Background: an optimization exercise with open tools, aiming at small area. Do not read the settings as production practice.
In this exercise RTL edits were held to simulation tests only and were not proved equivalent to the original.
No activity file was given, so power comes from the tool's default toggle rates.

**run.sh**
```bash
#!/bin/bash
# synth_recipe.tcl (not shown) runs the flow's synth.tcl, then flattens the netlist and writes it again
# the make line also repeats each setting of config.mk as NAME=value (left out here)
make -C /OpenROAD-flow-scripts/flow DESIGN_CONFIG=/design/flow/config.mk WORK_HOME=/design/flow/orfs CLKGATE_MAP_FILE= SYNTH_SCRIPT=/design/flow/synth_recipe.tcl finish
```
**config.mk**
```make
export PLATFORM = sky130hd
export DESIGN_NAME = cpu
export DESIGN_NICKNAME = cpu
export VERILOG_FILES = /design/flow/design.v
export SDC_FILE = /design/flow/constraint.sdc
export NUM_CORES = 4
export LEC_CHECK = 0
export CAP_MARGIN = 20
export CORE_MARGIN = 2
export CORE_UTILIZATION = 40
export SLEW_MARGIN = 20
```
**design.v**
```verilog
`timescale 1ns/1ns
module alu(
    input [3:0] op,
    input [WIDTH-1:0] a,
    input [WIDTH-1:0] b,
    output reg [WIDTH-1:0] result,
    input [3:0] cc_in,
    output logic [3:0] cc_out
);
parameter WIDTH = 16;
wire a_neg = a[WIDTH-1];
wire b_neg = b[WIDTH-1];
wire result_neg = result[WIDTH-1];
wire [WIDTH-1:0] carry_in = { 15'b0, cc_in[1] };
typedef enum logic [1:0] {
    CC_WB_NONE,
    CC_WB_NZCV,
    CC_WB_NZ
} cc_wb_type;
cc_wb_type cc_wb;
always_comb begin
    cc_out = cc_in;
    cc_wb = CC_WB_NONE;
    case (op)
          4'b0000: begin
            result = a + b;
        end
          4'b0001: begin
            cc_wb = CC_WB_NZCV;
            result = a + b + carry_in;
        end
          4'b0010: begin
            cc_wb = CC_WB_NZCV;
            result = a + b + carry_in;
        end
          4'b0011: begin
            cc_wb = CC_WB_NZCV;
            result = a - b;
        end
          4'b0100: begin
            cc_wb = CC_WB_NZCV;
            result = a - b - carry_in;
        end
          4'b0101: begin
            cc_wb = CC_WB_NZ;
            result = a & b;
        end
          4'b0110: begin
            cc_wb = CC_WB_NZ;
            result = a | b;
        end
          4'b0111: begin
            cc_wb = CC_WB_NZ;
            result = a ^ b;
        end
          4'b1000: begin
            cc_wb = CC_WB_NZ;
            result = a << b;
        end
          4'b1001: begin
            cc_wb = CC_WB_NZ;
            result = a >> b;
        end
          4'b1010: begin
            cc_wb = CC_WB_NZ;
            result = $signed(a) >>> b;  
        end
          4'b1011: begin
            cc_wb = CC_WB_NZ;
            result = ($signed(a) >>> b) | (a << (WIDTH-b));  
        end
          4'b1100: result = a + b;
          4'b1101: result = a + b;
                  default: result = 16'bX;
    endcase
    if (cc_wb == CC_WB_NZ || cc_wb == CC_WB_NZCV) begin
        cc_out[3] = result_neg;
        cc_out[2] = result == 16'b0;
    end
    if (cc_wb == CC_WB_NZCV) begin
        cc_out[1] = (a_neg & b_neg) ||  
            ((a_neg ^ b_neg) && !result_neg);  
        cc_out[0] = !(a_neg ^ b_neg) && (a_neg ^ result_neg);
    end
end
endmodule
`timescale 1ns/1ns
module regfile(
    input clk,
    input rst,
    input [RADDRWIDTH-1:0] raddr_a,
    output logic [REGWIDTH-1:0] rdata_a,
    input [RADDRWIDTH-1:0] raddr_b,
    output logic [REGWIDTH-1:0] rdata_b,
    input [RADDRWIDTH-1:0] raddr_c,
    output logic [REGWIDTH-1:0] rdata_c,
    input we,
    input [RADDRWIDTH-1:0] waddr,
    input [REGWIDTH-1:0] wdata
);
parameter RADDRWIDTH = 3;
parameter REGWIDTH = 16;
reg [REGWIDTH-1:0] r[2**RADDRWIDTH-1:1];
always_comb begin
    if (raddr_a != 0)
        rdata_a = r[raddr_a];
    else
        rdata_a = 0;
    if (raddr_b != 0)
        rdata_b = r[raddr_b];
    else
        rdata_b = 0;
    if (raddr_c != 0)
        rdata_c = r[raddr_c];
    else
        rdata_c = 0;
end
always_ff @(posedge clk) begin
    if (rst) begin
        for (int i = 1; i < 2**RADDRWIDTH; i++)
            r[i] <= 0;
    end else begin
        if (we && waddr != 0) begin
            r[waddr] <= wdata;
        end
    end
end
endmodule
`timescale 1ns/1ns
module cpu(
    input clk,
    input rst,
    output [IADDRWIDTH-1:0] addr,
    input  [DWIDTH-1:0] rdata,
    output logic [DWIDTH-1:0] wdata,
    output re,
    output we
);
localparam IADDRWIDTH = 16;
localparam IWIDTH = 16;
localparam DADDRWIDTH = 16;
localparam DWIDTH = 16;
logic ifetch_active;
logic load_active;
logic store_active;
logic [IADDRWIDTH-1:0] ifetch_address;
logic [IADDRWIDTH-1:0] load_store_address;
assign addr = (load_active || store_active) ? load_store_address :
                ifetch_active ? ifetch_address : 16'dX;
wire ifetch_bus_cycle = ifetch_active && !(load_active || store_active);
assign re = ifetch_active || load_active;
assign we = store_active;
reg [IADDRWIDTH-1:0] pc;
logic [IADDRWIDTH-1:0] s1_ifetch;
logic [IADDRWIDTH-1:0] pc_next;
logic s1_ifetch_valid;
logic s2_to_s1_take_branch;
logic s2_to_s1_stall;
logic [IADDRWIDTH-1:0] s2_pc_next;
assign ifetch_address = pc_next;
always_comb begin
    if (rst) begin
        pc_next = 16'hffff;
        ifetch_active = 0;
    end else if (s2_to_s1_stall) begin
        pc_next = pc;
        ifetch_active = 1;
    end else begin
        pc_next = s2_to_s1_take_branch ? s2_pc_next : pc + 16'd1;  
        ifetch_active = 1;
    end
    s1_ifetch = rdata;  
end
always_ff @(posedge clk) begin
    pc <= pc_next;
    s1_ifetch_valid <= ifetch_bus_cycle;
end
reg [IADDRWIDTH-1:0] ir;
reg [15:0] mem_immediate;
logic [15:0] mem_immediate_next;
reg [15:0] reg_lr;
reg [15:0] reg_sp;
reg [3:0]  reg_cc;
logic [15:0] reg_lr_next;
logic [15:0] reg_sp_next;
logic [3:0]  reg_cc_next;
wire reg_cc_n = reg_cc[3];
wire reg_cc_z = reg_cc[2];
wire reg_cc_c = reg_cc[1];
wire reg_cc_v = reg_cc[0];
wire [4:0] op = ir[15:11];
wire [3:0] alu_op = ir[14:11];
wire [2:0] reg_d = ir[10:8];
wire [2:0] reg_a = ir[7:5];
wire [1:0] reg_b_addr_mode = ir[4:3];
wire [2:0] reg_b = ir[2:0];
wire [15:0] reg_b_imm = ir[3] ? { 12'b111111111111, ir[3:0] } : { 12'b0, ir[3:0] };
wire is_load = (op == 5'b01100);
wire is_store = (op == 5'b01101);
wire [3:0] branch_cc = ir[13:10];
wire [15:0] branch_short_offset = ir[9] ? { 6'b111111, ir[9:0] } : { 6'b0, ir[9:0] };
wire branch_link = ir[9];
wire branch_reg_special = ir[3];
wire [2:0] branch_reg = reg_b;
logic [15:0] reg_a_out;
logic [15:0] reg_b_out;
logic [15:0] reg_d_out;
logic [15:0] alu_a_in;
logic [15:0] alu_b_in;
logic [15:0] alu_result;
logic [3:0] alu_cc;
logic do_reg_writeback;
logic [15:0] writeback_result;
logic reg_d_special;
typedef enum logic [2:0] {
    DECODE,
    IR_IMMEDIATE,
    LS1,
    LS2,
    BRANCH_DELAY
} state_t;
state_t state;
state_t state_next;
always_comb begin
    state_next = state;
    mem_immediate_next = mem_immediate;
    reg_cc_next = reg_cc;
    reg_lr_next = reg_lr;
    reg_sp_next = reg_sp;
    reg_d_special = 1'bX;
    s2_pc_next = 16'bX;
    alu_a_in = 16'bX;
    alu_b_in = 16'bX;
    s2_to_s1_take_branch = 0;
    s2_to_s1_stall = 0;
    do_reg_writeback = 0;
    writeback_result = 16'bX;
    load_active = 0;
    store_active = 0;
    wdata = 16'bX;
    load_store_address = 16'bX;
    casez (op)
    5'b10???: begin  
        if (branch_cc != 4'b1111) begin
            case (state)
                DECODE: begin
                    s2_pc_next = pc + branch_short_offset;
                    case (branch_cc)
                          4'b0000: s2_to_s1_take_branch = reg_cc_z;
                          4'b0001: s2_to_s1_take_branch = !reg_cc_z;
                       4'b0010: s2_to_s1_take_branch = reg_cc_c;
                       4'b0011: s2_to_s1_take_branch = !reg_cc_c;
                          4'b0100: s2_to_s1_take_branch = reg_cc_n;
                          4'b0101: s2_to_s1_take_branch = !reg_cc_n;
                          4'b0110: s2_to_s1_take_branch = reg_cc_v;
                          4'b0111: s2_to_s1_take_branch = !reg_cc_v;
                          4'b1000: s2_to_s1_take_branch = reg_cc_v && !reg_cc_z;
                          4'b1001: s2_to_s1_take_branch = !reg_cc_v || reg_cc_z;
                          4'b1010: s2_to_s1_take_branch = reg_cc_n == reg_cc_v;
                          4'b1011: s2_to_s1_take_branch = reg_cc_n != reg_cc_v;
                          4'b1100: s2_to_s1_take_branch = !reg_cc_z && (reg_cc_n == reg_cc_v);
                          4'b1101: s2_to_s1_take_branch = reg_cc_z || (reg_cc_n != reg_cc_v);
                          4'b1110: s2_to_s1_take_branch = 1;
                          4'b1111: s2_to_s1_take_branch = 0;
                    endcase
                    if (s2_to_s1_take_branch) begin
                        state_next = BRANCH_DELAY;
                    end
                end
                BRANCH_DELAY: begin
                    state_next = DECODE;
                end
                default: ;
            endcase
        end else if (branch_reg_special | branch_reg != 0) begin
            case (state)
                DECODE: begin
                    if (branch_reg_special) begin
                        case (branch_reg)
                            3'd0: s2_pc_next = reg_lr;
                            3'd1: s2_pc_next = reg_sp;
                            default: s2_pc_next = pc;  
                        endcase
                    end else begin
                        s2_pc_next = reg_b_out;
                    end
                    s2_to_s1_take_branch = 1;
                    state_next = BRANCH_DELAY;
                    if (branch_link) begin
                       reg_lr_next = pc;
                    end
                end
                BRANCH_DELAY: begin
                    state_next = DECODE;
                end
                default: ;
            endcase
        end else begin
            case (state)
                DECODE: begin
                    state_next = IR_IMMEDIATE;
                    mem_immediate_next = s1_ifetch;
                end
                IR_IMMEDIATE: begin
                    s2_pc_next = pc + mem_immediate;
                    s2_to_s1_take_branch = 1;
                    state_next = BRANCH_DELAY;
                    if (branch_link) begin
                       reg_lr_next = pc;
                    end
                end
                BRANCH_DELAY: begin
                    state_next = DECODE;
                end
                default: ;
            endcase
        end
    end  
    5'b00???,
    5'b010??: begin  
        alu_a_in = reg_a_out;
        writeback_result = alu_result;
        casez (reg_b_addr_mode)
            2'b0?: begin  
                alu_b_in = reg_b_imm;
                do_reg_writeback = 1;
                reg_cc_next = alu_cc;
            end
            2'b10: begin  
                alu_b_in = reg_b_out;
                do_reg_writeback = 1;
                reg_cc_next = alu_cc;
            end
            2'b11: begin  
                if (ir[2]) begin
                    case (state)
                        DECODE: begin
                            state_next = IR_IMMEDIATE;
                            mem_immediate_next = s1_ifetch;
                        end
                        IR_IMMEDIATE: begin
                            state_next = DECODE;
                            alu_b_in = mem_immediate;
                        end
                        default: ;
                    endcase
                end else begin
                    alu_b_in = 16'd0;
                end
                if (state_next == DECODE) begin
                    do_reg_writeback = 1;
                    reg_cc_next = alu_cc;
                    if (ir[1]) begin
                        do_reg_writeback = 0;
                        case (reg_d)
                            3'd0: reg_lr_next = alu_result;
                            3'd1: reg_sp_next = alu_result;
                            default: ;  
                        endcase
                    end
                    if (ir[0]) begin
                        case (reg_a)
                            3'd0: alu_a_in = reg_lr;
                            3'd1: alu_a_in = reg_sp;
                            default: alu_a_in = 16'd0;  
                        endcase
                    end
                end
            end
        endcase
    end  
    5'b0110?: begin  
        alu_a_in = reg_a_out;
        reg_d_special = 0;
        casez (reg_b_addr_mode)
            2'b0?: begin  
                alu_b_in = reg_b_imm;
            end
            2'b10: begin  
                alu_b_in = reg_b_out;
            end
            2'b11: begin  
                if (ir[2]) begin
                    case (state)
                        DECODE: begin
                            state_next = IR_IMMEDIATE;
                            mem_immediate_next = s1_ifetch;
                        end
                        IR_IMMEDIATE: begin
                            state_next = DECODE;
                            alu_b_in = mem_immediate;
                        end
                        default: ;
                    endcase
                end else begin
                    alu_b_in = 16'd0;
                end
                if (ir[1]) begin
                    reg_d_special = 1;
                end
                if (ir[0]) begin
                    case (reg_a)
                        3'd0: alu_a_in = reg_lr;
                        3'd1: alu_a_in = reg_sp;
                        default: alu_a_in = 16'd0;  
                    endcase
                end
            end
        endcase
        if (is_load) begin
            if (state_next != IR_IMMEDIATE) begin
                case (state)
                    IR_IMMEDIATE, DECODE: begin
                        state_next = LS1;
                        load_store_address = alu_result;
                        load_active = 1;
                        s2_to_s1_stall = 1;
                    end
                    LS1: begin
                        state_next = LS2;
                        s2_to_s1_stall = 1;
                        if (reg_d_special) begin
                            case (reg_d)
                                3'd0: reg_lr_next = rdata;
                                3'd1: reg_sp_next = rdata;
                                3'd2: ;  
                                3'd3: reg_cc_next = rdata[3:0];
                                default: ;  
                            endcase
                        end else begin
                            writeback_result = rdata;
                            do_reg_writeback = 1;
                        end
                    end
                    LS2: begin
                        state_next = DECODE;
                    end
                    default: ;
                endcase
            end
        end else begin
            if (state_next != IR_IMMEDIATE) begin
                case (state)
                    IR_IMMEDIATE, DECODE: begin
                        state_next = LS1;
                        load_store_address = alu_result;
                        store_active = 1;
                        s2_to_s1_stall = 1;
                        if (reg_d_special) begin
                            case (reg_d)
                                3'd0: wdata = reg_lr;
                                3'd1: wdata = reg_sp;
                                3'd2: wdata = pc;
                                3'd3: wdata = { 12'd0, reg_cc };
                                default: wdata = 16'd0;  
                            endcase
                        end else begin
                            wdata = reg_d_out;
                        end
                    end
                    LS1: begin
                        state_next = LS2;
                        s2_to_s1_stall = 1;
                    end
                    LS2: begin
                        state_next = DECODE;
                    end
                    default: ;
                endcase
            end
            if (state_next == LS1) begin
            end
        end
    end
    5'b0111?: begin  
    end
    5'b11???: begin  
    end
    endcase
end
always_ff @(posedge clk) begin
    if (rst) begin
        ir <= 0;
        state <= DECODE;
        mem_immediate <= 0;
        reg_cc <= 0;
        reg_lr <= 0;
        reg_sp <= 0;
    end else begin
        if (state_next == DECODE) begin
            if (s1_ifetch_valid) begin
                ir <= s1_ifetch;
            end else begin
                ir <= 0;  
            end
        end
        state <= state_next;
        mem_immediate <= mem_immediate_next;
        reg_cc <= reg_cc_next;
        reg_lr <= reg_lr_next;
        reg_sp <= reg_sp_next;
    end
end
regfile regs(
    .clk(clk),
    .rst(rst),
    .raddr_a(reg_a),
    .rdata_a(reg_a_out),
    .raddr_b(reg_b),
    .rdata_b(reg_b_out),
    .raddr_c(reg_d),
    .rdata_c(reg_d_out),
    .we(do_reg_writeback),
    .waddr(reg_d),
    .wdata(writeback_result)
);
alu alu(
    .op(alu_op),
    .a(alu_a_in),
    .b(alu_b_in),
    .result(alu_result),
    .cc_in(reg_cc),
    .cc_out(alu_cc)
);
endmodule
```
**constraint.sdc**
```tcl
create_clock -name core_clock -period 10.0 [get_ports {clk}]
set_input_delay 2.0000 -clock core_clock [delete_from_list [all_inputs] [get_ports {clk}]]
set_output_delay 2.0000 -clock core_clock [all_outputs]
set_load 0.01 [all_outputs]
```
==> summary.txt <==
Yosys reg bits=225; Critical Path Source Type=flip-flop; largest net degree at the start of global routing=53; count of pins over their slew limit=0; Die Y=240 µm; critical path data required time=8000 ps; initial DRC count=2646; crit path to=addr[12]; final setup margin=493 ps; Gate power share=approximately 54%; final instance area=24000 µm²; antenna cells=2; multi-input combinational area share=62.9%; Clock Latency Late Sink=560 ps; Yosys cell types=127; clock buffers=26; Hold WC Path Type=flip-flop to flip-flop; Worst R2R Path Depth=19; most frequent cells after synthesis=342 x nor2_1, 230 x mux2i_1, 194 x nand2_1, 156 x a21oi_1, 128 x edfxtp_1; Cell Count Post-Placement=3254; met3 usage=5.81%; status=complete, no violations; top cells by area, synth=edfxtp_1 17%, mux2i_1 10%, dfxtp_1 8.7%, mux4_2 7.3%, nor2_1 5.8%; hold path startpoint=reg_sp[1]; post-synthesis adder-cell area fraction=5.13%; Max-area cell class=multi-input gates; Signal buf overhead=4.26%; Sink Count=225; top sig layer=met4; pre-CTS WS=1250 ps; placed inst area=23200 µm²; 1st-pass router iterations=6; io pins=52; met1 Use GR=41.2%; Avg WL per Cell=30.6 µm; Finished Core Util=between 40% and 50%; most frequent cell after synthesis=nor2_1; Mapped Avg Cell Area=8.65 µm²; end of the worst hold path=reg_sp[1]; CTS buffer count=23; Post-synth ARST share=0%; hold path depth=2; simple-gate portion of the synthesized area=17.9%; RSZ-0062 raised after global routing=false; max-cap violations=0; commonest non-fill, non-tap cell in the layout=nor2_1; CTS Root Cell=clkbuf_16; Clock buf/inv share=under 10%; Hold Violations, Final=0; WL met2=46000 µm; NetSw=2.18 mW; Top pwr grp=combinational logic
Fig. 1: M1 wires
The bar under the picture is 50 µm long. Supply wires on this layer in gray.
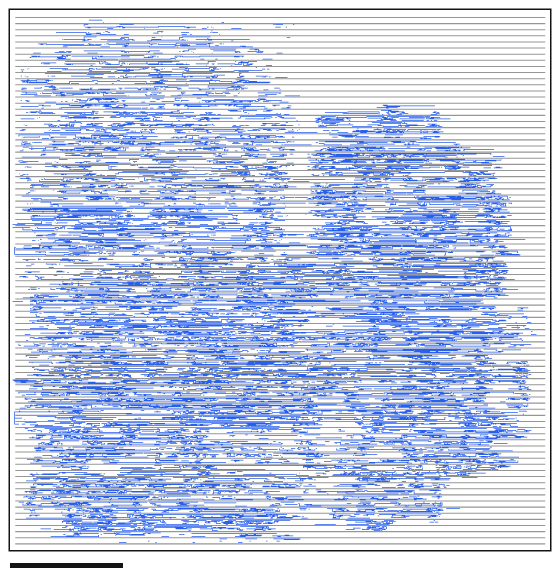
nets with wire on the layer: 2474
share of all routed wire: 37%
wire length on this layer: 37.7 mm

Fig. 2: metal 2
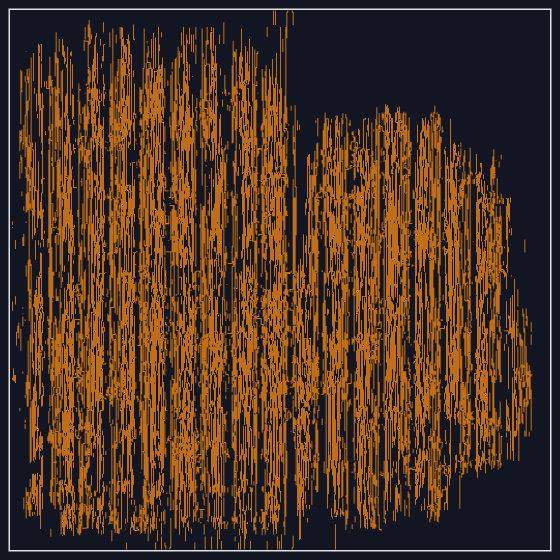
longest straight run: 138 µm
wire length on this layer: 46.0 mm
share of all routed wire: 46%
nets with wire on the layer: 2234
routed vias: 22200
WL final: 101000 µm
met2 Track Usage GR: 56.1%

Fig. 3: metal 3
The bar under the picture is 50 µm long. Cells faint in the background.
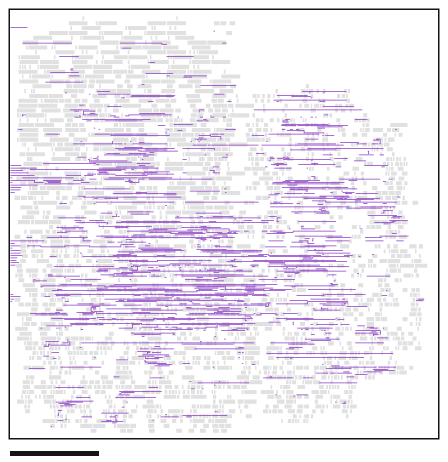
share of all routed wire: 8.8%
wire length on this layer: 8840 µm

what the ideal ports hide:
The flow's constraints put no driver on any port. The routed layout listed below was extracted and timed again, unchanged, in two steps.
Step 1 sets driving cells, clkbuf_16 on the clock port and buf_2 on the other inputs (assumed; they add their load-dependent delay and slew).
Step 2 moves the port delays by t, midway between the first and last clock arrival at a register: inputs arrive t later, outputs are due t later. That takes back most of the time a late clock gives input paths.
Three values: ideal ports, drivers, drivers and shift; two values: the first two.
shift t [ns]: 0.610
setup WS [ns]: 0.493 / 0.435 / 1.045
clock arrival spread, ns: 0.013 / 0.014
worst data-port slew with drivers (ns): 0.04
pins driven straight from the clock port: 1
After both steps setup and hold are still met in this run. The setup slack of this run moves by -0.058 ns with the drivers and by +0.552 ns with both steps.
